This design comes from an exercise in tuning for small area on the open sky130 flow, not from production work.
In this exercise RTL edits were held to simulation tests only and were not proved equivalent to the original.
Not every run is shown, and edits may drop behaviour that the tests do not exercise.

Fig. 1: run 1, floorplan with the power grid
Pins as bars on the die edge.
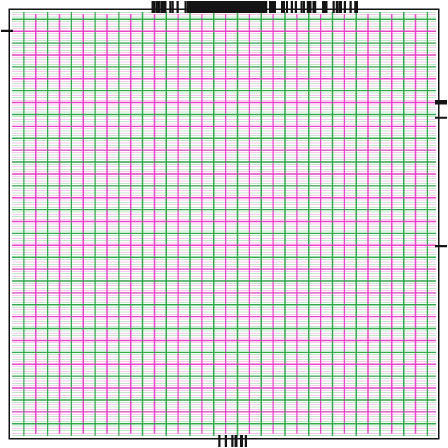
Fig. 2: run 1, placed cells, one color a class
The bar under the picture is 100 um long.
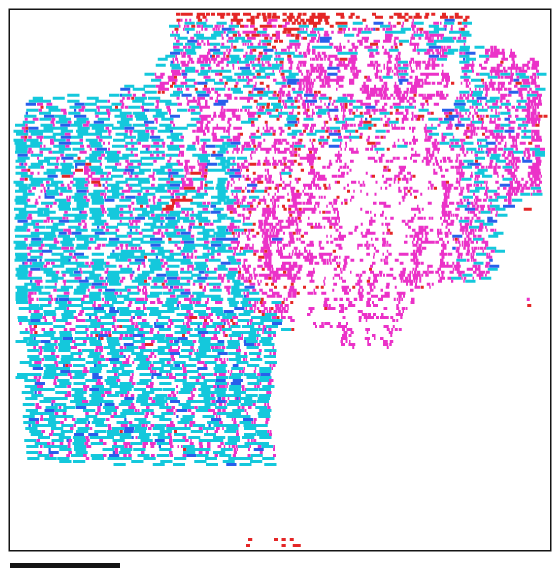
Fig. 3: run 1, clock network drawn from the DEF
The bar under the picture is 100 um long.
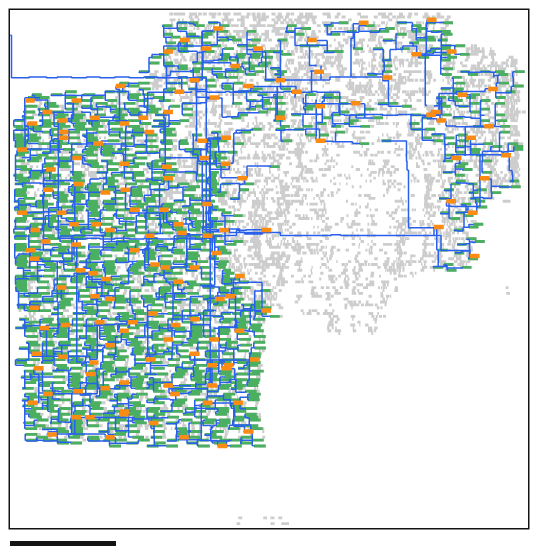
## design/flow/run.sh

```bash
#!/bin/bash
# synth_recipe.tcl (not shown) runs the flow's synth.tcl, then flattens the netlist and writes it again
# the make line also repeats each setting of config.mk as NAME=value (left out here)
make -C /OpenROAD-flow-scripts/flow DESIGN_CONFIG=/design/flow/config.mk WORK_HOME=/design/flow/orfs CLKGATE_MAP_FILE= SYNTH_SCRIPT=/design/flow/synth_recipe.tcl finish
```

## design/flow/config.mk

```make
export PLATFORM = sky130hd
export DESIGN_NAME = cpu
export DESIGN_NICKNAME = cpu
export VERILOG_FILES = /design/flow/design.v
export SDC_FILE = /design/flow/constraint.sdc
export NUM_CORES = 4
export LEC_CHECK = 0
export CAP_MARGIN = 20
export CORE_MARGIN = 2
export CORE_UTILIZATION = 30
export SLEW_MARGIN = 20
```

## design/flow/constraint.sdc

```tcl
create_clock -name core_clock -period 25.0 [get_ports {clock}]
set_input_delay 5.0000 -clock core_clock [delete_from_list [all_inputs] [get_ports {clock}]]
set_output_delay 5.0000 -clock core_clock [all_outputs]
set_load 0.01 [all_outputs]
```

## design/flow/design.v

```verilog
module cpu (
    input  wire        clock,
    input  wire        reset,
    output wire [31:0] address_imem,
    input  wire [31:0] q_imem,
    output wire [31:0] address_dmem,
    output wire [31:0] data,
    output wire        wren,
    input  wire [31:0] q_dmem
);
    reg  [31:0] pc;
    reg  [31:0] fd;
    reg  [31:0] dx;         
    reg  [4:0]  dx_rb;      
    reg  [31:0] dx_a;       
    reg  [31:0] x_b;        
    reg  [31:0] xm_o, xm_b;
    reg  [4:0]  xm_rd;
    reg         xm_cls, xm_jal, xm_setx, xm_exc, xm_excw, xm_lw, xm_sw;
    reg  [31:0] mw_o;
    reg  [4:0]  mw_rd;
    reg         mw_cls, mw_jal, mw_setx, mw_exc, mw_excw;
    reg         ph_n, ph_p;
    reg  [31:0] md_m;       
    reg  [64:0] md_acc;     
    reg  [4:0]  md_cnt;
    reg         md_started;
    wire [4:0] fd_op = fd[31:27];
    wire [4:0] fd_rd = fd[26:22];
    wire [4:0] fd_rs = fd[21:17];
    wire [4:0] fd_rt = fd[16:12];
    wire fd_is_bex = (fd_op == 5'b10110);
    wire fd_is_r   = (fd_op == 5'b00000);
    wire fd_is_bne = (fd_op == 5'b00010);
    wire fd_is_blt = (fd_op == 5'b00110);
    wire fd_is_jr  = (fd_op == 5'b00100);
    wire [4:0] fd_rb = fd_is_bex ? 5'd30 : (fd_is_r ? fd_rt : fd_rd);
    wire [4:0]  dx_op    = dx[31:27];
    wire [4:0]  dx_rd    = dx[26:22];
    wire [4:0]  dx_rs    = dx[21:17];
    wire [4:0]  dx_rt    = dx[16:12];
    wire [16:0] dx_imm   = dx[16:0];
    wire [4:0]  dx_shamt = dx[11:7];
    wire [4:0]  dx_aluop = dx[6:2];
    wire [26:0] dx_T     = dx[26:0];
    wire dx_is_r    = (dx_op == 5'b00000);
    wire dx_is_addi = (dx_op == 5'b00101);
    wire dx_is_bex  = (dx_op == 5'b10110);
    wire dx_is_bne  = (dx_op == 5'b00010);
    wire dx_is_blt  = (dx_op == 5'b00110);
    wire dx_is_j    = (dx_op == 5'b00001);
    wire dx_is_jal  = (dx_op == 5'b00011);
    wire dx_is_jr   = (dx_op == 5'b00100);
    wire dx_is_sw   = (dx_op == 5'b00111);
    wire dx_is_lw   = (dx_op == 5'b01000);
    wire dx_is_setx = (dx_op == 5'b10101);
    wire dx_is_mult = dx_is_r && (dx_aluop == 5'b00110);
    wire dx_is_div  = dx_is_r && (dx_aluop == 5'b00111);
    wire dx_is_add  = dx_is_r && (dx_aluop == 5'b00000);
    wire dx_is_sub  = dx_is_r && (dx_aluop == 5'b00001);
    wire dx_is_md   = dx_is_mult || dx_is_div;
    wire dx_use_imm = dx_is_addi || dx_is_sw || dx_is_lw;
    wire dx_is_br   = dx_is_bne || dx_is_blt;
    wire load_use = dx_is_lw && (
        ((fd_is_bne || fd_is_blt) && ((dx_rd == fd_rs) || (dx_rd == fd_rd))) ||
        (fd_is_jr && (dx_rd == fd_rd)) ||
        (fd_is_bex && (dx_rd == 5'd30)));
    wire md_ready;
    wire stall_md = dx_is_md && !md_ready;
    wire stall = load_use || stall_md;
    wire flush;
    wire [4:0]  rf_wr  = mw_excw ? 5'd30 : mw_jal ? 5'd31 : mw_setx ? 5'd30 :
                         mw_cls ? mw_rd : 5'd0;
    wire        ph     = ph_n ^ ph_p;    
    wire [4:0]  rf_ra  = ph ? dx_rb : fd_rs;
    wire [32*32-1:0] rf_flat;
    assign rf_flat[31:0] = 32'b0;
    genvar gi;
    generate
        for (gi = 1; gi < 32; gi = gi + 1) begin : g_rf
            reg [31:0] r;
            reg        v;
            always @(posedge clock)
                if (rf_wr == gi) r <= mw_o;
            always @(posedge clock or posedge reset)
                if (reset) v <= 1'b0;
                else if (rf_wr == gi) v <= 1'b1;
            assign rf_flat[gi*32 +: 32] = r & {32{v}};
        end
    endgenerate
    wire [31:0] rf_rd = rf_flat[rf_ra*32 +: 32];
    always @(negedge clock or posedge reset)
        if (reset) ph_n <= 1'b0; else ph_n <= ~ph_n;
    always @(posedge clock or posedge reset)
        if (reset) ph_p <= 1'b0; else ph_p <= ~ph_p;
    always @(posedge clock) x_b <= rf_rd;
    wire xm_ww = xm_cls || xm_jal;
    wire mw_ww = mw_cls || mw_jal;
    wire [4:0] dx_srcB = (dx_is_br || dx_is_jr || dx_is_sw) ? dx_rd : dx_rt;
    wire [31:0] xm_val = xm_lw ? q_dmem : xm_o;
    wire [31:0] fwd_A =
        (xm_exc && (dx_rs == 5'd30)) ? xm_o :
        (mw_exc && (dx_rs == 5'd30)) ? mw_o :
        (xm_ww && (xm_rd != 5'b0) && (xm_rd == dx_rs)) ? xm_val :
        (mw_ww && (mw_rd != 5'b0) && (mw_rd == dx_rs)) ? mw_o :
        dx_a;
    wire [31:0] fwd_B =
        (xm_exc && (dx_srcB == 5'd30)) ? xm_o :
        (mw_exc && (dx_srcB == 5'd30)) ? mw_o :
        (xm_ww && (xm_rd != 5'b0) && (xm_rd == dx_srcB)) ? xm_val :
        (mw_ww && (mw_rd != 5'b0) && (mw_rd == dx_srcB)) ? mw_o :
        x_b;
    wire [31:0] imm_ext = {{15{dx_imm[16]}}, dx_imm};
    wire [2:0]  alu_op  = dx_use_imm ? 3'b000 : dx_is_br ? 3'b001 : dx_aluop[2:0];
    wire [31:0] opB     = dx_use_imm ? imm_ext : fwd_B;
    wire        alu_sub = alu_op[0];
    wire [31:0] selB    = alu_sub ? ~opB : opB;
    wire [31:0] sum     = fwd_A + selB + {31'b0, alu_sub};
    wire        ovf     = (fwd_A[31] == selB[31]) && (fwd_A[31] != sum[31]);
    wire        ne      = |sum;
    wire        lt      = ovf ^ sum[31];
    wire        sh_left = ~alu_op[0];
    reg  [31:0] a_rev;
    integer j;
    always @* for (j = 0; j < 32; j = j + 1) a_rev[j] = fwd_A[31 - j];
    wire [31:0] sh_in  = sh_left ? a_rev : fwd_A;
    wire        sh_fill = ~sh_left & fwd_A[31];
    wire [31:0] sh1 = dx_shamt[0] ? {sh_fill, sh_in[31:1]} : sh_in;
    wire [31:0] sh2 = dx_shamt[1] ? {{2{sh_fill}}, sh1[31:2]} : sh1;
    wire [31:0] sh3 = dx_shamt[2] ? {{4{sh_fill}}, sh2[31:4]} : sh2;
    wire [31:0] sh4 = dx_shamt[3] ? {{8{sh_fill}}, sh3[31:8]} : sh3;
    wire [31:0] sh_out = dx_shamt[4] ? {{16{sh_fill}}, sh4[31:16]} : sh4;
    reg  [31:0] sh_rev;
    always @* for (j = 0; j < 32; j = j + 1) sh_rev[j] = sh_out[31 - j];
    reg [31:0] alu_res;
    always @* begin
        case (alu_op)
            3'd0, 3'd1: alu_res = sum;
            3'd2:       alu_res = fwd_A & opB;
            3'd3:       alu_res = fwd_A | opB;
            3'd4:       alu_res = sh_rev;
            3'd5:       alu_res = sh_out;
            default:    alu_res = 32'b0;
        endcase
    end
    wire md_load = dx_is_md && !md_started;
    wire [2:0] bc = md_acc[2:0];
    wire b_zero = (bc == 3'b000) || (bc == 3'b111);
    wire b_two  = (bc == 3'b011) || (bc == 3'b100);
    wire b_neg  = bc[2] && !(bc[1] && bc[0]);
    wire d_sub  = (md_acc[32] == md_m[31]);
    wire [32:0] mag  = dx_is_mult ? (b_zero ? 33'b0 : b_two ? {md_m, 1'b0} : {md_m[31], md_m})
                                  : {md_m[31], md_m};
    wire        inv  = dx_is_mult ? b_neg : d_sub;
    wire [32:0] md_s = {md_acc[64], md_acc[64:33]} + (inv ? ~mag : mag) + {32'b0, inv};
    wire [64:0] m_next = {md_s[32], md_s, md_acc[32:2]};
    wire [64:0] d_next = {md_s[30:0], md_acc[31], md_s[31], md_acc[30:1], ~md_s[31], md_acc[0]};
    wire [31:0] a_abs = fwd_A[31] ? (~fwd_A + 32'd1) : fwd_A;
    wire [64:0] m_init = {32'b0, fwd_B, 1'b0};
    wire [64:0] d_init = {31'b0, a_abs[31], 1'b0, a_abs[30:0], fwd_A[31] ^ fwd_B[31]};
    always @(negedge clock or posedge reset) begin
        if (reset) begin
            md_m <= 32'b0; md_acc <= 65'b0; md_cnt <= 5'b0; md_started <= 1'b0;
        end else begin
            md_started <= stall_md;
            md_cnt <= md_load ? 5'd0 : md_cnt + 5'd1;
            if (md_load) begin
                md_m   <= dx_is_div ? fwd_B : fwd_A;
                md_acc <= dx_is_div ? d_init : m_init;
            end else begin
                md_acc <= dx_is_div ? d_next : m_next;
            end
        end
    end
    assign md_ready = md_started && (md_cnt == (dx_is_div ? 5'd31 : 5'd15));
    wire [31:0] p_res  = {md_s[1:0], md_acc[32:3]};
    wire        m_ovf  = |({md_s[32], md_s[32:2]} ^ {32{md_s[1]}});
    wire [31:0] q_next = {md_acc[31:1], ~md_s[31]};
    wire        div0   = (md_m == 32'b0);
    wire [31:0] q_res  = div0 ? 32'b0 : (md_acc[0] ? (~q_next + 32'd1) : q_next);
    wire        md_exc = dx_is_mult ? m_ovf : div0;
    wire [31:0] md_res = dx_is_mult ? p_res : q_res;
    wire [31:0] pc_m1 = pc - 32'd1;
    wire dx_exc = ((dx_is_add || dx_is_addi || dx_is_sub) && ovf) || (dx_is_md && md_exc);
    wire [2:0] exc_code =
        (dx_is_add  && ovf)    ? 3'd1 :
        (dx_is_addi && ovf)    ? 3'd2 :
        (dx_is_sub  && ovf)    ? 3'd3 :
        (dx_is_mult && md_exc) ? 3'd4 :
        (dx_is_div  && md_exc) ? 3'd5 : 3'd0;
    wire [31:0] dx_res = dx_exc ? {29'b0, exc_code} :
                         dx_is_setx ? {5'b0, dx_T} :
                         dx_is_jal ? pc_m1 :
                         dx_is_md ? md_res : alu_res;
    wire [31:0] br_target = pc_m1 + imm_ext;
    wire [31:0] bex_val = xm_setx ? xm_o : mw_setx ? mw_o : x_b;
    wire bex_taken = dx_is_bex && (bex_val != 32'b0);
    wire bne_taken = dx_is_bne && ne;
    wire blt_taken = dx_is_blt && !lt && ne;
    wire jT = bex_taken || dx_is_j || dx_is_jal;
    assign flush = jT || bne_taken || blt_taken || dx_is_jr;
    wire [31:0] target = jT ? {5'b0, dx_T} : dx_is_jr ? fwd_B : br_target;
    wire [31:0] pc_next = flush ? target : pc + 32'd1;
    always @(negedge clock or posedge reset) begin
        if (reset) begin
            pc <= 32'b0; fd <= 32'b0; dx <= 32'b0; dx_rb <= 5'b0; dx_a <= 32'b0;
            xm_o <= 32'b0; xm_b <= 32'b0; xm_rd <= 5'b0;
            {xm_cls, xm_jal, xm_setx, xm_exc, xm_excw, xm_lw, xm_sw} <= 7'b0;
            mw_o <= 32'b0; mw_rd <= 5'b0;
            {mw_cls, mw_jal, mw_setx, mw_exc, mw_excw} <= 5'b0;
        end else begin
            if (!stall) begin
                pc <= pc_next;
                fd <= flush ? 32'b0 : q_imem;
            end
            dx_rb <= fd_rb;
            dx_a  <= rf_rd;
            if (!stall_md) begin
                dx <= (flush || load_use) ? 32'b0 : fd;
                xm_o <= dx_res;
                xm_b <= fwd_B;
                xm_rd <= dx_rd;
                xm_cls <= dx_is_r || dx_is_addi || dx_is_lw;
                xm_jal <= dx_is_jal;
                xm_setx <= dx_is_setx;
                xm_exc <= dx_exc;
                xm_excw <= dx_exc && (dx != 32'b0);
                xm_lw <= dx_is_lw;
                xm_sw <= dx_is_sw;
            end
            mw_o <= xm_val;
            mw_rd <= xm_rd;
            mw_cls <= xm_cls;
            mw_jal <= xm_jal;
            mw_setx <= xm_setx;
            mw_exc <= xm_exc;
            mw_excw <= xm_excw;
        end
    end
    assign address_imem = pc;
    assign address_dmem = xm_o;
    assign data = xm_b;
    assign wren = xm_sw;
endmodule
```

==> out/qor.yml, run 1 <==
timing:
  slew_headroom: 0.2033
  whs_ns: 0.3399
  setup_viol_count_final: 0
critical_path:
  critPathLaunchType: "primary input"
  path_class: "in -> reg"
  rr_worst_depth: 26
  timing.reg2reg.setup_slack_ns: 5.38
  arrival_ns: 12.27
  crit_family: "simple AND/OR/NAND/NOR gates"
  rr_endpoint: "dx[20]$_DFFE_NP0N_"
  slowest_stage: "a21oi_1"
  path_buf_inv: 3
global_route:
  grt_start_max_net_pins: 145
  grt-busiest-layer: "met2"
finish:
  nNonClkBuffers: 416
  drive_above_1_share: 0.1187
  final_cell_mix: "edfxtp_1, nand2_1, a221oi_1"
  largest_class: "registers"
  largest_registers: "g_rf.r (992), md_acc (65)"
  n_clock_buffer: 197
  final-clk-cell-share: 0.05814
  multi_input_area_share: 0.3524
  final_common_cell: "edfxtp_1"
  buf_share: 0.04604
  nets: 6471
synth:
  avgSynthCellArea_um2: 11.28
  syn-num-nets: 6433
  synth_seq_cells: 1411
  syn_inst: 6267
  synthMuxAreaShare: 0.03794
  syn_area_mm2: 0.07067
  synth-async-reset-ratio: 0.2743
  synth_top_cells_by_count: "edfxtp_1, nand2_1, a221oi_1"
  yosys_warnings: 1
  yosys.area.top_type_share: 0.4215
  yosys_most_used_dff: "edfxtp_1"
cts:
  post_cts_resized: 0
  post_cts_buffers: 0
  root_buffer: "clkbuf_16"
  cts_tree: "done"
  cts_buffers: 145
detailed_routing:
  via_count: 57652
  m1WireLength_um: 120100
  ant_nets: 0
  routed-wl-met3_um: 29970
  wire_per_inst_um: 30.85
  wl_um: 295500
  viasPerCell: 6.019
place:
  post-place-cells: 9305
  routabilityCongestion: 1.057
job:
  cap_violations: 0
status:
  outcome: "finished clean"
floorplan:
  start_util: 0.3011
Back to the opening pictures, Fig. 1:
VSS: in green. VDD: in magenta.
35 straps on met4. The core has 178 rows. 35 straps on met5.
die outline width: 489.4 um
die span in y: 489.4 um

Back to the opening pictures, Fig. 2:
registers: in cyan, cells 1411. remaining buffers and delay cells: in red, cells 416. remaining logic cells: in magenta, cells 4331. clock drivers and dummy loads: in blue, cells 260.
cell area after layout: 0.08169 mm2
Cell Rows: 178
final core area utilization: 0.3480
core box area: 0.2347 mm2
Seq area share: 0.4910

Back to the opening pictures, Fig. 3:
flip-flops: in green, count 1411. clock wires: in blue, length 17700 um. clock-net drivers: in orange, count 145.
There are 146 routed clock nets.
Setup Skew: 0.1140 ns

Fig. 4: run 1, metal layers overlaid
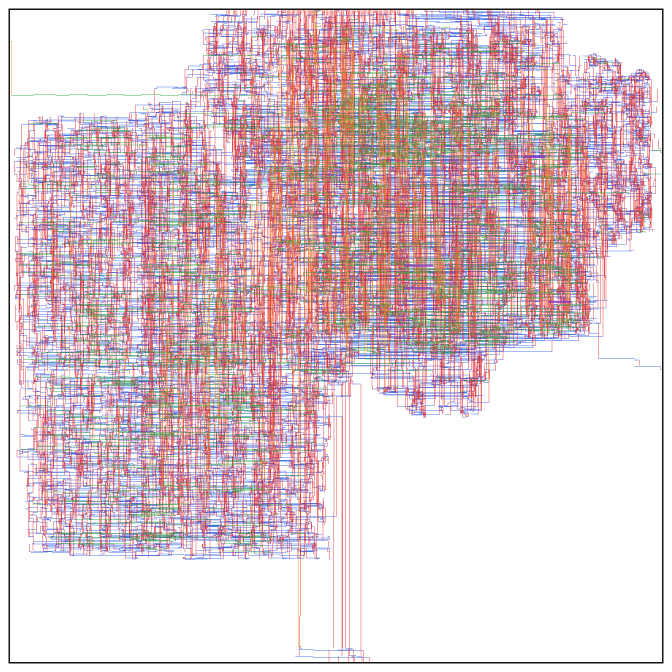

## Run 2: what changed since run 1
--- a/design/flow/design.v
+++ b/design/flow/design.v
@@ -21,7 +21,6 @@
     reg  [4:0]  mw_rd;
     reg         mw_cls, mw_jal, mw_setx, mw_exc, mw_excw;
     reg         ph_n, ph_p;
-    reg  [31:0] md_m;       
     reg  [64:0] md_acc;     
     reg  [4:0]  md_cnt;
     reg         md_started;
@@ -73,8 +72,11 @@
                          mw_cls ? mw_rd : 5'd0;
     wire        ph     = ph_n ^ ph_p;    
     wire [4:0]  rf_ra  = ph ? dx_rb : fd_rs;
+    reg  [31:0] rf_rd;
     wire [32*32-1:0] rf_flat;
+    wire [31:0] rf_sel;
     assign rf_flat[31:0] = 32'b0;
+    assign rf_sel[0] = 1'b0;
     genvar gi;
     generate
         for (gi = 1; gi < 32; gi = gi + 1) begin : g_rf
@@ -85,10 +87,16 @@
             always @(posedge clock or posedge reset)
                 if (reset) v <= 1'b0;
                 else if (rf_wr == gi) v <= 1'b1;
-            assign rf_flat[gi*32 +: 32] = r & {32{v}};
+            assign rf_flat[gi*32 +: 32] = r;
+            assign rf_sel[gi] = v && (rf_ra == gi);
         end
     endgenerate
-    wire [31:0] rf_rd = rf_flat[rf_ra*32 +: 32];
+    integer ri;
+    always @* begin
+        rf_rd = 32'b0;
+        for (ri = 1; ri < 32; ri = ri + 1)
+            rf_rd = rf_rd | (rf_flat[ri*32 +: 32] & {32{rf_sel[ri]}});
+    end
     always @(negedge clock or posedge reset)
         if (reset) ph_n <= 1'b0; else ph_n <= ~ph_n;
     always @(posedge clock or posedge reset)
@@ -115,7 +123,8 @@
     wire [31:0] opB     = dx_use_imm ? imm_ext : fwd_B;
     wire        alu_sub = alu_op[0];
     wire [31:0] selB    = alu_sub ? ~opB : opB;
-    wire [31:0] sum     = fwd_A + selB + {31'b0, alu_sub};
+    wire [32:0] sum_c   = {fwd_A, 1'b1} + {selB, alu_sub};
+    wire [31:0] sum     = sum_c[32:1];
     wire        ovf     = (fwd_A[31] == selB[31]) && (fwd_A[31] != sum[31]);
     wire        ne      = |sum;
     wire        lt      = ovf ^ sum[31];
@@ -148,24 +157,30 @@
     wire b_zero = (bc == 3'b000) || (bc == 3'b111);
     wire b_two  = (bc == 3'b011) || (bc == 3'b100);
     wire b_neg  = bc[2] && !(bc[1] && bc[0]);
-    wire d_sub  = (md_acc[32] == md_m[31]);
-    wire [32:0] mag  = dx_is_mult ? (b_zero ? 33'b0 : b_two ? {md_m, 1'b0} : {md_m[31], md_m})
-                                  : {md_m[31], md_m};
+    wire d_sub  = (md_acc[32] == dx_a[31]);
+    wire [32:0] mag  = dx_is_mult ? (b_zero ? 33'b0 : b_two ? {dx_a, 1'b0} : {dx_a[31], dx_a})
+                                  : {dx_a[31], dx_a};
     wire        inv  = dx_is_mult ? b_neg : d_sub;
-    wire [32:0] md_s = {md_acc[64], md_acc[64:33]} + (inv ? ~mag : mag) + {32'b0, inv};
+    wire [33:0] md_sc = {md_acc[64], md_acc[64:33], 1'b1} + {(inv ? ~mag : mag), inv};
+    wire [32:0] md_s = md_sc[33:1];
     wire [64:0] m_next = {md_s[32], md_s, md_acc[32:2]};
     wire [64:0] d_next = {md_s[30:0], md_acc[31], md_s[31], md_acc[30:1], ~md_s[31], md_acc[0]};
-    wire [31:0] a_abs = fwd_A[31] ? (~fwd_A + 32'd1) : fwd_A;
+    wire [31:0] a_lo;
+    assign a_lo[0] = 1'b0;
+    genvar ga;
+    generate for (ga = 1; ga < 32; ga = ga + 1) begin : g_aabs
+        assign a_lo[ga] = a_lo[ga-1] | fwd_A[ga-1];
+    end endgenerate
+    wire [31:0] a_abs = fwd_A ^ (a_lo & {32{fwd_A[31]}});
     wire [64:0] m_init = {32'b0, fwd_B, 1'b0};
     wire [64:0] d_init = {31'b0, a_abs[31], 1'b0, a_abs[30:0], fwd_A[31] ^ fwd_B[31]};
     always @(negedge clock or posedge reset) begin
         if (reset) begin
-            md_m <= 32'b0; md_acc <= 65'b0; md_cnt <= 5'b0; md_started <= 1'b0;
+            md_acc <= 65'b0; md_cnt <= 5'b0; md_started <= 1'b0;
         end else begin
             md_started <= stall_md;
             md_cnt <= md_load ? 5'd0 : md_cnt + 5'd1;
             if (md_load) begin
-                md_m   <= dx_is_div ? fwd_B : fwd_A;
                 md_acc <= dx_is_div ? d_init : m_init;
             end else begin
                 md_acc <= dx_is_div ? d_next : m_next;
@@ -176,8 +191,13 @@
     wire [31:0] p_res  = {md_s[1:0], md_acc[32:3]};
     wire        m_ovf  = |({md_s[32], md_s[32:2]} ^ {32{md_s[1]}});
     wire [31:0] q_next = {md_acc[31:1], ~md_s[31]};
-    wire        div0   = (md_m == 32'b0);
-    wire [31:0] q_res  = div0 ? 32'b0 : (md_acc[0] ? (~q_next + 32'd1) : q_next);
+    wire        div0   = (dx_a == 32'b0);
+    wire [31:0] q_lo;
+    assign q_lo[0] = 1'b0;
+    generate for (ga = 1; ga < 32; ga = ga + 1) begin : g_qneg
+        assign q_lo[ga] = q_lo[ga-1] | q_next[ga-1];
+    end endgenerate
+    wire [31:0] q_res  = div0 ? 32'b0 : (q_next ^ (q_lo & {32{md_acc[0]}}));
     wire        md_exc = dx_is_mult ? m_ovf : div0;
     wire [31:0] md_res = dx_is_mult ? p_res : q_res;
     wire [31:0] pc_m1 = pc - 32'd1;
@@ -214,7 +234,10 @@
                 fd <= flush ? 32'b0 : q_imem;
             end
             dx_rb <= fd_rb;
-            dx_a  <= rf_rd;
+            if (md_load)
+                dx_a <= dx_is_div ? fwd_B : fwd_A;
+            else if (!stall_md)
+                dx_a <= rf_rd;
             if (!stall_md) begin
                 dx <= (flush || load_use) ? 32'b0 : fd;
                 xm_o <= dx_res;
==> design/flow/flow/run.sh (new file) <==
#!/bin/bash
# Own flow: the standard layout (standard.sh, all ORFS steps unchanged),
# except that synthesis maps the combinational logic with an area-oriented
# ABC script (flow/abc_area.script: delay relaxed, area recovery) in place of
# ORFS's delay-oriented abc_speed.script. Flip-flops are mapped before ABC, so
# the registers, their names and cell types are the standard synthesis's.
# make's full output goes to orfs_make.log; ORFS keeps each tool's log under
# orfs/logs/.
set -euo pipefail
work=$(cd "$(dirname "$0")/.." && pwd)
cd "$work"
rm -rf "$work/scripts_abc"
cp -r "$FLOW_HOME/scripts" "$work/scripts_abc"
cp "$work/flow/abc_area.script" "$work/scripts_abc/abc_speed.script"
bash "$work/standard.sh" SCRIPTS_DIR="$work/scripts_abc" finish > "$work/orfs_make.log" 2>&1
==> design/flow/flow/abc_area.script (new file) <==
&get -n
&st
&syn2
&dch
&nf -R 1000
&st
&syn2
&dch
&nf -R 1000
&put
==> design/flow/standard.sh (new file) <==
#!/bin/bash
# synth_recipe.tcl (not shown) runs the flow's synth.tcl, then flattens the netlist and writes it again
# the make line also repeats each setting of config.mk as NAME=value (left out here)
make -C /OpenROAD-flow-scripts/flow DESIGN_CONFIG=/design/flow/config.mk WORK_HOME=/design/flow/orfs CLKGATE_MAP_FILE= SYNTH_SCRIPT=/design/flow/synth_recipe.tcl "${@:-finish}"
--- a/design/flow/config.mk
+++ b/design/flow/config.mk
@@ -7,5 +7,6 @@
 export LEC_CHECK = 0
 export CAP_MARGIN = 20
 export CORE_MARGIN = 2
-export CORE_UTILIZATION = 30
+export CORE_UTILIZATION = 60
+export CTS_BUF_LIST = sky130_fd_sc_hd__clkbuf_8
 export SLEW_MARGIN = 20
removed: design/flow/run.sh
Fig. 5: run 2, metal layers overlaid
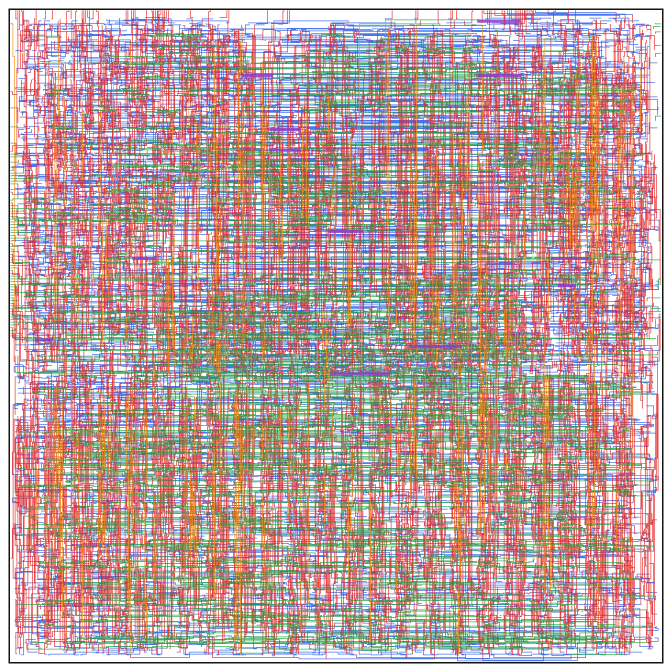
M1: in blue, wire length 93.0 mm. M5: in purple, wire length 193 um. M2: in red, wire length 108 mm. M3: in green, wire length 51.0 mm. M4: in orange, wire length 16700 um.
total track usage: 0.4959
routed via count: 54733

Fig. 6: run 2, the whole layout, all layers
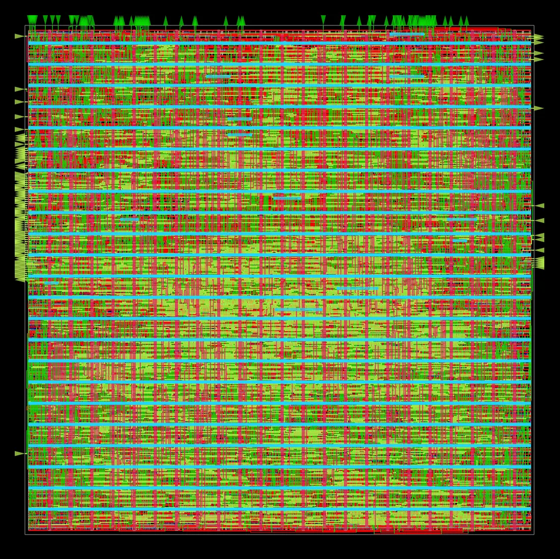
final core area utilization: 0.7035
die span in y: 326.9 um

Fig. 7: run 2, placed cells, one color a class
The bar under the picture is 100 um long.
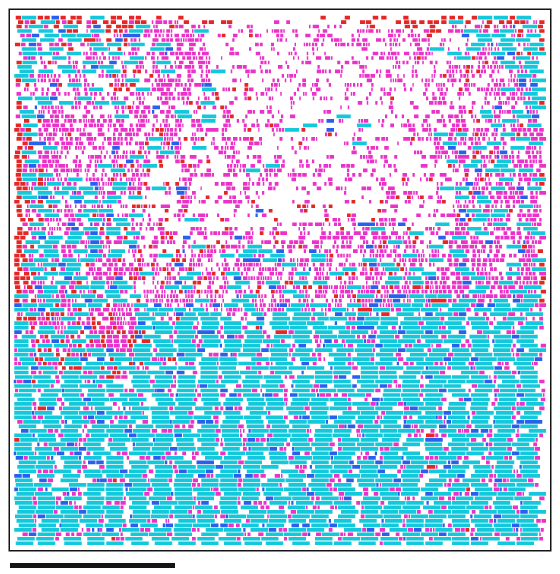
remaining buffers and delay cells: in red, cells 447. registers: in cyan, cells 1379. remaining logic cells: in magenta, cells 3794. clock drivers and dummy loads: in blue, cells 381.
Seq area share: 0.5400
core box area: 0.1035 mm2

==> out/qor.yml, run 2 <==
timing:
  setup_viol_count_final: 0  # unchanged
  slew_headroom: 0.1692  # -0.03413
  whs_ns: 0.3245  # -0.01542 ns
critical_path:
  path_class: "in -> reg"
  crit_family: "simple AND/OR/NAND/NOR gates"
  rr_worst_depth: 41  # +58%
  rr_endpoint: "pc[4]$_DFFE_NP0N_"
  arrival_ns: 12.64  # +0.37 ns
  slowest_stage: "or4_1"
  critPathLaunchType: "primary input"
  cp_slowest_stage_delay_ns: 0.60
  path_buf_inv: 4  # +1
detailed_routing:
  wl_um: 268700  # -9.1%
  viasPerCell: 7.402  # +23%
  ant_nets: 0  # unchanged
  m1WireLength_um: 93010  # -23%
  routed-wl-met3_um: 51000  # +70%
  wire_per_inst_um: 36.35  # +18%
cts:
  post_cts_buffers: 0  # unchanged
  post_cts_resized: 0  # unchanged
  cts_buffers: 206  # +42%
  cts_tree: "done"
  root_buffer: "clkbuf_8"
floorplan:
  num_rows: 118  # -34%
  start_util: 0.6044  # +0.3033
synth:
  syn_area_mm2: 0.06255  # -11%
  yosys_most_used_dff: "edfxtp_1"
  synthMuxAreaShare: 0.01302  # -0.02492
  syn_inst: 5173  # -17%
  synth-async-reset-ratio: 0.2574  # -0.01684
  synth_seq_cells: 1379  # -2.3%
  yosys_warnings: 1  # unchanged
  syn-num-nets: 5337  # -17%
  yosys.area.top_type_share: 0.4762  # +0.05469
global_route:
  grt_start_max_net_pins: 129  # -11%
  grt-busiest-layer: "met1"
finish:
  largest_registers: "g_rf.r (992), md_acc (65)"
  largest_class: "registers"
  final_cell_mix: "edfxtp_1, nand2_1, a21oi_1"
  drive_above_1_share: 0.1121  # -0.006581
  nNonClkBuffers: 447  # +7.5%
  fin_area_mm2: 0.07281  # -11%
  final_common_cell: "edfxtp_1"
job:
  cap_violations: 0  # unchanged
place:
  routabilityCongestion: 1.134  # +7.3%
  post-place-cells: 6990  # -25%
status:
  outcome: "finished clean"
Fig. 8: run 2, clock network drawn from the DEF
The bar under the picture is 100 um long.
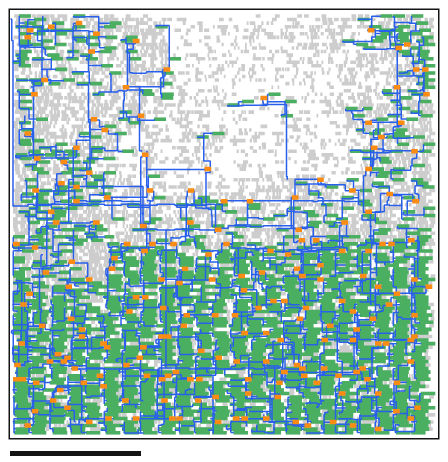

## Run 3: what changed since run 2
--- a/design/flow/flow/run.sh
+++ b/design/flow/flow/run.sh
@@ -4,6 +4,8 @@
 # ABC script (flow/abc_area.script: delay relaxed, area recovery) in place of
 # ORFS's delay-oriented abc_speed.script. Flip-flops are mapped before ABC, so
 # the registers, their names and cell types are the standard synthesis's.
+# Clock tree synthesis runs with ORFS's default arguments plus
+# -dont_use_dummy_load and clkbuf_4 buffers; ports are buffered with buf_1.
 # make's full output goes to orfs_make.log; ORFS keeps each tool's log under
 # orfs/logs/.
 set -euo pipefail
@@ -12,4 +14,7 @@
 rm -rf "$work/scripts_abc"
 cp -r "$FLOW_HOME/scripts" "$work/scripts_abc"
 cp "$work/flow/abc_area.script" "$work/scripts_abc/abc_speed.script"
-bash "$work/standard.sh" SCRIPTS_DIR="$work/scripts_abc" finish > "$work/orfs_make.log" 2>&1
+bash "$work/standard.sh" SCRIPTS_DIR="$work/scripts_abc" \
+  "CTS_ARGS=-sink_clustering_enable -repair_clock_nets -dont_use_dummy_load -buf_list sky130_fd_sc_hd__clkbuf_4" \
+  "BUFFER_PORTS_ARGS=-buffer_cell sky130_fd_sc_hd__buf_1" \
+  finish > "$work/orfs_make.log" 2>&1
--- a/design/flow/config.mk
+++ b/design/flow/config.mk
@@ -8,5 +8,4 @@
 export CAP_MARGIN = 20
 export CORE_MARGIN = 2
 export CORE_UTILIZATION = 60
-export CTS_BUF_LIST = sky130_fd_sc_hd__clkbuf_8
 export SLEW_MARGIN = 20
Fig. 9: run 3, clock network drawn from the DEF
The bar under the picture is 100 um long.
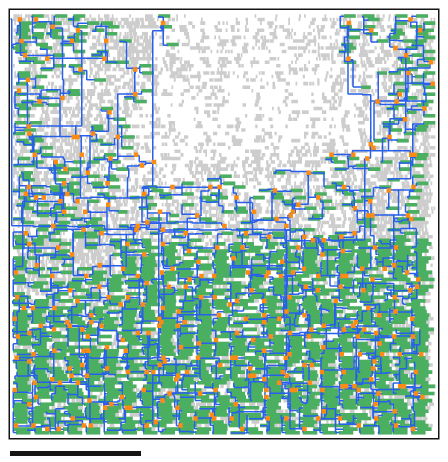
clock wires: in blue, length 15900 um. flip-flops: in green, count 1379. clock-net drivers: in orange, count 348.
There are 349 routed clock nets. Position of the flops: widely spread.
Setup Skew: 0.2737 ns
clock latency on the worst-skew pair: 1.23 ns

Fig. 10: run 3, placed cells, one color a class
The bar under the picture is 100 um long.
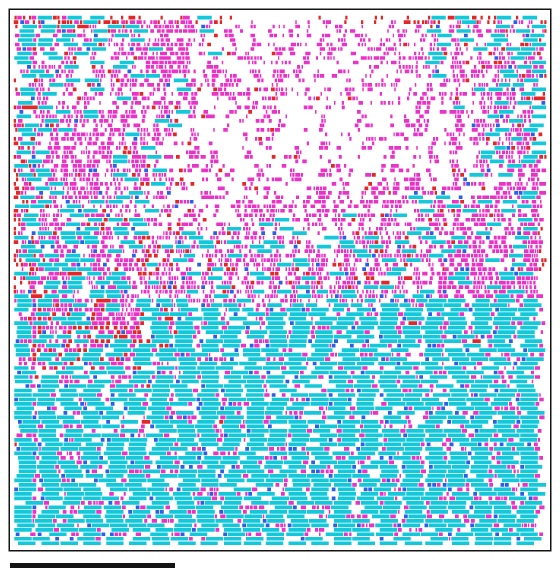
remaining logic cells: in magenta, cells 3794. clock-net drivers: in blue, cells 348. remaining buffers and delay cells: in red, cells 404. registers: in cyan, cells 1379.
Cell Rows: 118
cell area after layout: 0.06998 mm2
Seq area share: 0.5618
final core area utilization: 0.6761

Fig. 11: run 3, metal layers overlaid
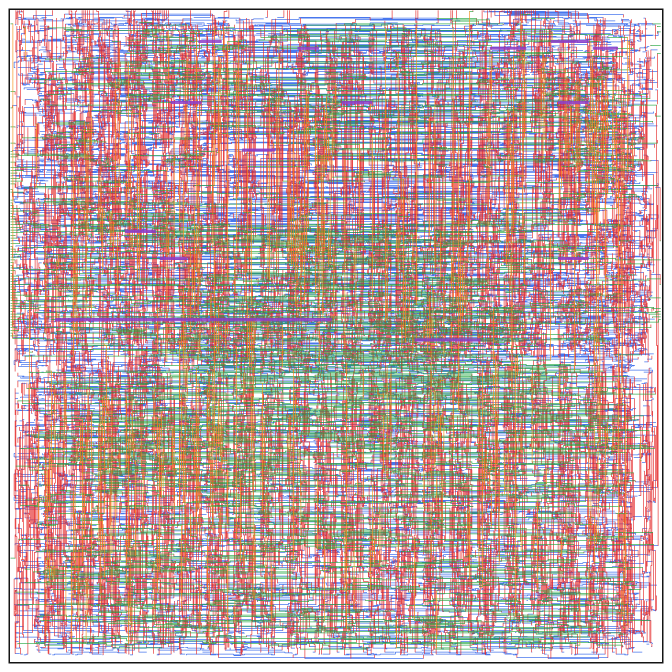
M3: in green, wire length 50.3 mm. M5: in purple, wire length 328 um. M2: in red, wire length 105 mm. M1: in blue, wire length 91.9 mm. M4: in orange, wire length 15600 um.
routed via count: 54104
WL per Instance: 35.98 um
final wirelength: 263500 um
total track usage: 0.4881

==> out/qor.yml, run 3 <==
status:
  outcome: "finished clean"
synth:
  yosys.area.top_type_share: 0.4762  # unchanged
  synth-async-reset-ratio: 0.2574  # unchanged
  syn_area_mm2: 0.06255  # unchanged
  yosys_warnings: 1  # unchanged
  syn-num-nets: 5337  # unchanged
  synth_seq_cells: 1379  # unchanged
cts:
  cts_tree: "done"
  post_cts_buffers: 0  # unchanged
  post_cts_resized: 0  # unchanged
timing:
  slew_headroom: 0.1527  # -0.01653
  whs_ns: 0.3264  # +0.001957 ns
critical_path:
  critPathLaunchType: "primary input"
  arrival_ns: 12.76  # +0.12 ns
  path_buf_inv: 4  # unchanged
  rr_endpoint: "pc[19]$_DFFE_NP0N_"
  cp_slowest_stage_delay_ns: 0.58  # -0.02 ns
floorplan:
  die_y_um: 326.9  # unchanged
  core_area_mm2: 0.1035  # unchanged
detailed_routing:
  ant_nets: 0  # unchanged
finish:
  final_common_cell: "edfxtp_1"
  nNonClkBuffers: 404  # -9.6%
  drive_above_1_share: 0.1166  # +0.004476
  largest_registers: "g_rf.r (992), md_acc (65)"
place:
  routabilityCongestion: 1.113  # -1.9%
  post-place-cells: 6948  # -0.60%
## Run 4: what changed since run 3
--- a/design/flow/design.v
+++ b/design/flow/design.v
@@ -81,14 +81,10 @@
     generate
         for (gi = 1; gi < 32; gi = gi + 1) begin : g_rf
             reg [31:0] r;
-            reg        v;
             always @(posedge clock)
-                if (rf_wr == gi) r <= mw_o;
-            always @(posedge clock or posedge reset)
-                if (reset) v <= 1'b0;
-                else if (rf_wr == gi) v <= 1'b1;
+                if (reset || rf_wr == gi) r <= mw_o;
             assign rf_flat[gi*32 +: 32] = r;
-            assign rf_sel[gi] = v && (rf_ra == gi);
+            assign rf_sel[gi] = (rf_ra == gi);
         end
     endgenerate
     integer ri;
@@ -101,7 +97,8 @@
         if (reset) ph_n <= 1'b0; else ph_n <= ~ph_n;
     always @(posedge clock or posedge reset)
         if (reset) ph_p <= 1'b0; else ph_p <= ~ph_p;
-    always @(posedge clock) x_b <= rf_rd;
+    always @(posedge clock or posedge reset)
+        if (reset) x_b <= 32'b0; else x_b <= rf_rd;
     wire xm_ww = xm_cls || xm_jal;
     wire mw_ww = mw_cls || mw_jal;
     wire [4:0] dx_srcB = (dx_is_br || dx_is_jr || dx_is_sw) ? dx_rd : dx_rt;
--- a/design/flow/config.mk
+++ b/design/flow/config.mk
@@ -7,5 +7,5 @@
 export LEC_CHECK = 0
 export CAP_MARGIN = 20
 export CORE_MARGIN = 2
-export CORE_UTILIZATION = 60
+export CORE_UTILIZATION = 70
 export SLEW_MARGIN = 20
==> out/qor.yml, run 4 <==
status:
  outcome: "did not finish"
  lastStage: "5_1_grt"
  firstError: "[ERROR GRT-0116] Global routing finished with congestion. Check the congestion regions in the DRC Viewer."
synth:
  seq_area_frac_synth: 0.6248
  synth.most_common_cell: "edfxtp_1"
  synthTopCellsByArea: "edfxtp_1, dfrtn_1, o21ai_0, nand2_1, a21oi_1"
  synthSimpleGateAreaFrac: 0.1052
  synth_seq_cells: 1348  # -2.2%
  syn-num-nets: 5291  # -0.86%
  yosys.area.top_type_share: 0.4810  # +0.004762
  synthMuxAreaShare: 0.02020
  synth_edf_count: 992
  synth_top_cells_by_count: "edfxtp_1, nand2_1, o21ai_0"
  synth_top_cell_by_area: "edfxtp_1"
  yosys_warnings: 1  # unchanged
  synth-adder-area-share: 0.02073
  syn_area_mm2: 0.06193  # -0.99%
  synth-async-reset-ratio: 0.2641  # +0.006662
  ys_types: 65
floorplan:
  die_y_um: 301.5  # -7.8%
  io_pins: 163
  start_util: 0.7041
  num_rows: 109  # -7.6%
cts:
  post_cts_buffers: 0  # unchanged
  post_cts_resized: 0  # unchanged
  clockBufferDepth: 4
global_route:
  grt_util_met1: 0.8254
  track_usage: 0.7550
  grt_overflow: 246
  first_global_vias: 65823
place:
  post-place-cells: 6674  # -3.9%
  dp_slack_ns: 0.4884
  routabilityCongestion: 1.106  # -0.63%
## Run 5: what changed since run 4
--- a/design/flow/flow/run.sh
+++ b/design/flow/flow/run.sh
@@ -5,7 +5,8 @@
 # ORFS's delay-oriented abc_speed.script. Flip-flops are mapped before ABC, so
 # the registers, their names and cell types are the standard synthesis's.
 # Clock tree synthesis runs with ORFS's default arguments plus
-# -dont_use_dummy_load and clkbuf_4 buffers; ports are buffered with buf_1.
+# -dont_use_dummy_load, clusters of up to 12 sinks within 80 um and clkbuf_8
+# buffers; ports are buffered with buf_1.
 # make's full output goes to orfs_make.log; ORFS keeps each tool's log under
 # orfs/logs/.
 set -euo pipefail
@@ -15,6 +16,6 @@
 cp -r "$FLOW_HOME/scripts" "$work/scripts_abc"
 cp "$work/flow/abc_area.script" "$work/scripts_abc/abc_speed.script"
 bash "$work/standard.sh" SCRIPTS_DIR="$work/scripts_abc" \
-  "CTS_ARGS=-sink_clustering_enable -repair_clock_nets -dont_use_dummy_load -buf_list sky130_fd_sc_hd__clkbuf_4" \
+  "CTS_ARGS=-sink_clustering_enable -repair_clock_nets -dont_use_dummy_load -sink_clustering_size 12 -sink_clustering_max_diameter 80 -buf_list sky130_fd_sc_hd__clkbuf_8" \
   "BUFFER_PORTS_ARGS=-buffer_cell sky130_fd_sc_hd__buf_1" \
   finish > "$work/orfs_make.log" 2>&1
--- a/design/flow/config.mk
+++ b/design/flow/config.mk
@@ -7,5 +7,5 @@
 export LEC_CHECK = 0
 export CAP_MARGIN = 20
 export CORE_MARGIN = 2
-export CORE_UTILIZATION = 70
+export CORE_UTILIZATION = 60
 export SLEW_MARGIN = 20
Fig. 12: run 5, placed cells, one color a class
The bar under the picture is 100 um long.
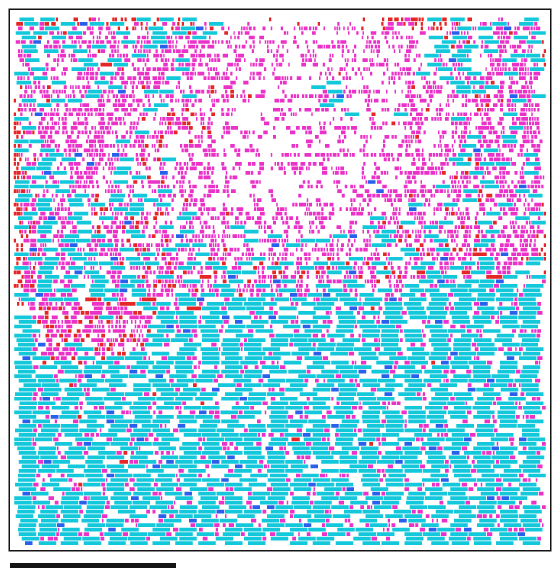
registers: in cyan, cells 1348. remaining logic cells: in magenta, cells 3779. remaining buffers and delay cells: in red, cells 371. clock-net drivers: in blue, cells 132.
cell area after layout: 0.06851 mm2
Cell Rows: 117
core box area: 0.1020 mm2
Seq area share: 0.5648
final core area utilization: 0.6715

Fig. 13: run 5, the whole layout, all layers
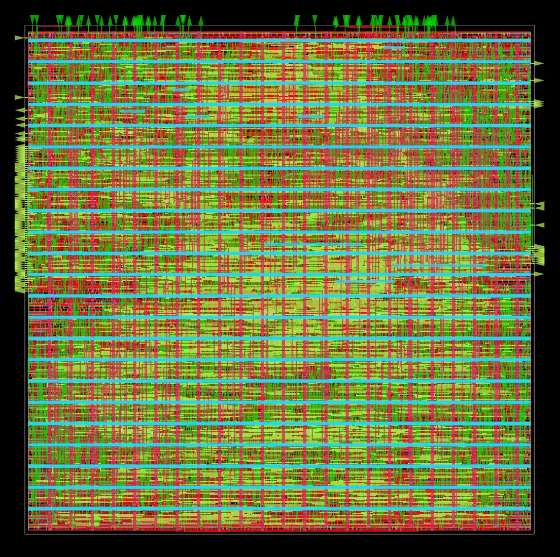
die span in y: 325.3 um
IO Count: 163

Fig. 14: run 5, clock network drawn from the DEF
The bar under the picture is 100 um long.
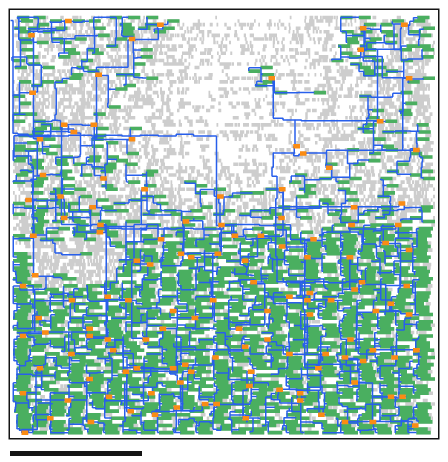
clock wires: in blue, length 14400 um. flip-flops: in green, count 1348. clock-net drivers: in orange, count 132.
There are 133 routed clock nets. Position of the flops: widely spread.
clock latency on the worst-skew pair: 0.83 ns

==> out/qor.yml, run 5 <==
status:
  outcome: "finished clean"
cts:
  clockBufferDepth: 3  # -1
  post_cts_resized: 0  # unchanged
  cts_tree: "done"
  post_cts_buffers: 0  # unchanged
  clk_pin_slew_ns: 0.07
  htree_levels: 4
synth:
  seq_area_frac_synth: 0.6248  # unchanged
  synthMuxAreaShare: 0.02020  # unchanged
  synth.most_common_cell: "edfxtp_1"
  syn-num-nets: 5291  # unchanged
  synthSimpleGateAreaFrac: 0.1052  # unchanged
  yosys_warnings: 1  # unchanged
  syn_area_mm2: 0.06193  # unchanged
  synthTopCellsByArea: "edfxtp_1, dfrtn_1, o21ai_0, nand2_1, a21oi_1"
  yosys.area.top_type_share: 0.4810  # unchanged
  synth_seq_cells: 1348  # unchanged
  synth_top_cell_by_area: "edfxtp_1"
  synth_top_cells_by_count: "edfxtp_1, nand2_1, o21ai_0"
  synth-adder-area-share: 0.02073  # unchanged
  synth-async-reset-ratio: 0.2641  # unchanged
  synth_edf_count: 992  # unchanged
  ys_types: 65  # unchanged
place:
  dp_slack_ns: 0.3928  # -0.09561 ns
  post-place-cells: 6856  # +2.7%
  placed_area_mm2: 0.06644
  routabilityCongestion: 1.106  # about the same
critical_path:
  required_ns: 13.06
  cp_slowest_stage_delay_ns: 0.89
  cp_max_fo: 19
  path_class: "in -> reg"
finish:
  num-nonclk-inverters: 56
  area.sequential_mm2: 0.03870
  nNonClkBuffers: 371
  largest_reg_flops: 992
global_route:
  grt_pass1_wl_um: 358500
  track_usage: 0.4777
  grt_util_met1: 0.6645
  first_global_vias: 48633
  grt_overflow: 0
detailed_routing:
  drt_iter0_drc: 10030
  routed-wl-met3_um: 46430
timing:
  drv_slew: 0
  layout_setup_ws_ns: 0.8353
floorplan:
  start_util: 0.6070  # -0.09708
Fig. 15: run 5, floorplan with the power grid
Pins as bars on the die edge.
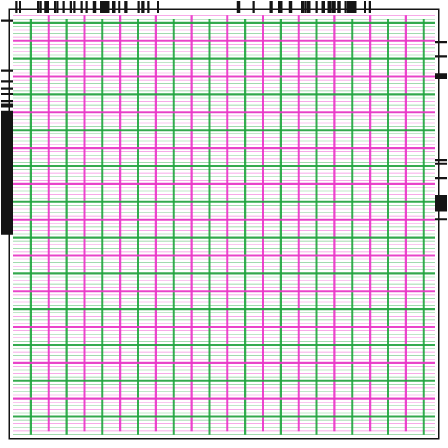

## Run 6: what changed since run 5
--- a/design/flow/design.v
+++ b/design/flow/design.v
@@ -84,7 +84,7 @@
             always @(posedge clock)
                 if (reset || rf_wr == gi) r <= mw_o;
             assign rf_flat[gi*32 +: 32] = r;
-            assign rf_sel[gi] = (rf_ra == gi);
+            assign rf_sel[gi] = !reset && (rf_ra == gi);
         end
     endgenerate
     integer ri;
@@ -97,8 +97,7 @@
         if (reset) ph_n <= 1'b0; else ph_n <= ~ph_n;
     always @(posedge clock or posedge reset)
         if (reset) ph_p <= 1'b0; else ph_p <= ~ph_p;
-    always @(posedge clock or posedge reset)
-        if (reset) x_b <= 32'b0; else x_b <= rf_rd;
+    always @(posedge clock) x_b <= rf_rd;    
     wire xm_ww = xm_cls || xm_jal;
     wire mw_ww = mw_cls || mw_jal;
     wire [4:0] dx_srcB = (dx_is_br || dx_is_jr || dx_is_sw) ? dx_rd : dx_rt;
==> design/flow/config.mk (replaced) <==
export PLATFORM = sky130hd
export DESIGN_NAME = cpu
export DESIGN_NICKNAME = cpu
export VERILOG_FILES = /design/flow/design.v
export SDC_FILE = /design/flow/constraint.sdc
export NUM_CORES = 4
export LEC_CHECK = 0
export CAP_MARGIN = 10
export CORE_MARGIN = 2
export CORE_UTILIZATION = 60
export SLEW_MARGIN = 10
Fig. 16: run 6, floorplan with the power grid
Pins as bars on the die edge.
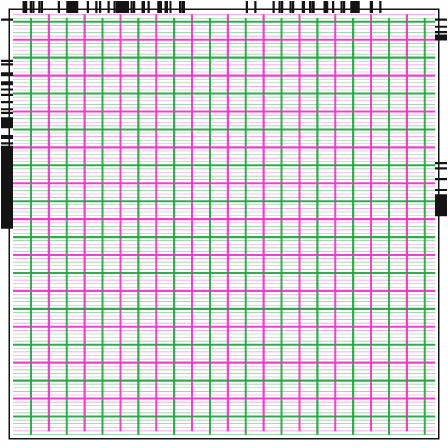
VSS: in green. VDD: in magenta.
23 straps on met4. 118 met1 rails follow the rows. The core has 117 rows. 23 straps on met5.
die outline width: 324.5 um
die span in y: 324.5 um

Fig. 17: run 6, placed cells, one color a class
The bar under the picture is 100 um long.
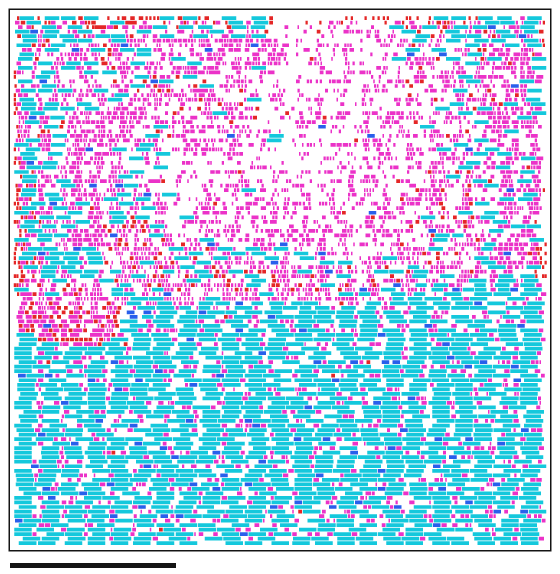
remaining logic cells: in magenta, cells 3819. clock-net drivers: in blue, cells 132. registers: in cyan, cells 1348. remaining buffers and delay cells: in red, cells 393.
Seq area share: 0.5657
final core area utilization: 0.6687
cell area after layout: 0.06813 mm2
core box area: 0.1019 mm2

==> out/qor.yml, run 6 <==
status:
  outcome: "finished clean"
cts:
  clockBufferDepth: 3  # unchanged
  htree_levels: 4  # unchanged
  insertion_delay_ns: 0.84  # about the same
  post_cts_buffers: 0  # unchanged
  post_cts_resized: 0  # unchanged
  clk_pin_slew_ns: 0.06  # about the same
  root_buffer: "clkbuf_8"
  cts_tree: "done"
timing:
  rsz0062_at_grt: "false"
global_route:
  grt_pass1_wl_um: 356400  # -0.60%
  grt_overflow: 0  # unchanged
  first_global_vias: 48345  # -0.59%
  grt_util_met1: 0.6549  # -0.009591
  track_usage: 0.4770  # -0.0006796
floorplan:
  io_pins: 163  # unchanged
  start_util: 0.6048  # -0.002222
  num_rows: 117  # unchanged
place:
  placed_area_mm2: 0.06628  # -0.25%
  post-place-cells: 6928  # +1.1%
  routabilityCongestion: 1.114  # +0.72%
  dp_slack_ns: 0.04457  # -0.3482 ns
critical_path:
  r2r-start: "x_b[1]$_DFF_P_"
  path_buf_inv: 5
  arrival_ns: 12.45
  cp_max_fo: 21  # +2
  required_ns: 13.04  # -0.02 ns
  cp_slowest_stage_delay_ns: 0.55  # -0.34 ns
  rr_worst_depth: 38
  cpMostUsedCell: "a21oi_1"
  path_class: "in -> reg"
finish:
  num-nonclk-inverters: 96  # +71%
  nNonClkBuffers: 393  # +5.9%
  area.sequential_mm2: 0.03854  # -0.41%
  largest_reg_flops: 992  # unchanged
synth:
  synthMuxAreaShare: 0.01541  # -0.004790
  avgSynthCellArea_um2: 11.93
  synth_edf_count: 992  # unchanged
  synthSimpleGateAreaFrac: 0.1096  # +0.004437
  syn-num-nets: 5331  # +0.76%
  synth_top_cells_by_count: "edfxtp_1, nand2_1, a21oi_1, nor2_1, o21ai_0"
  yosys_warnings: 1  # unchanged
  synth_top_cell_by_area: "edfxtp_1"
  ys_types: 65  # unchanged
  synth-adder-area-share: 0.02116  # +0.0004309
  synth_top_family_by_area: "compound AO/OA/AOI/OAI gates"
  yosys.area.top_type_share: 0.4834  # +0.002461
  syn_area_mm2: 0.06162  # -0.51%
  synth.most_common_cell: "edfxtp_1"
  synth-async-reset-ratio: 0.2404  # -0.02374
  yosys_most_used_dff: "edfxtp_1"
detailed_routing:
  drt_iter0_drc: 10433  # +4.0%
  routed-wl-met3_um: 46820  # +0.83%
  ant_nets: 0
job:
  cap_violations: 0
Fig. 18: run 6, the whole layout, all layers
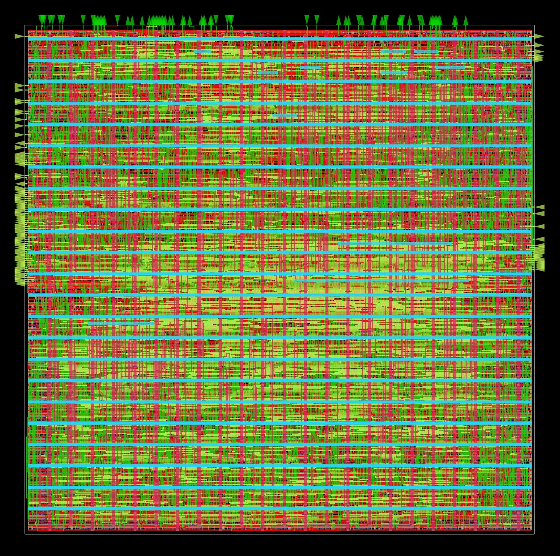
die area: 0.1053 mm2
Post-Layout Cell Count: 7071
final wirelength: 254500 um

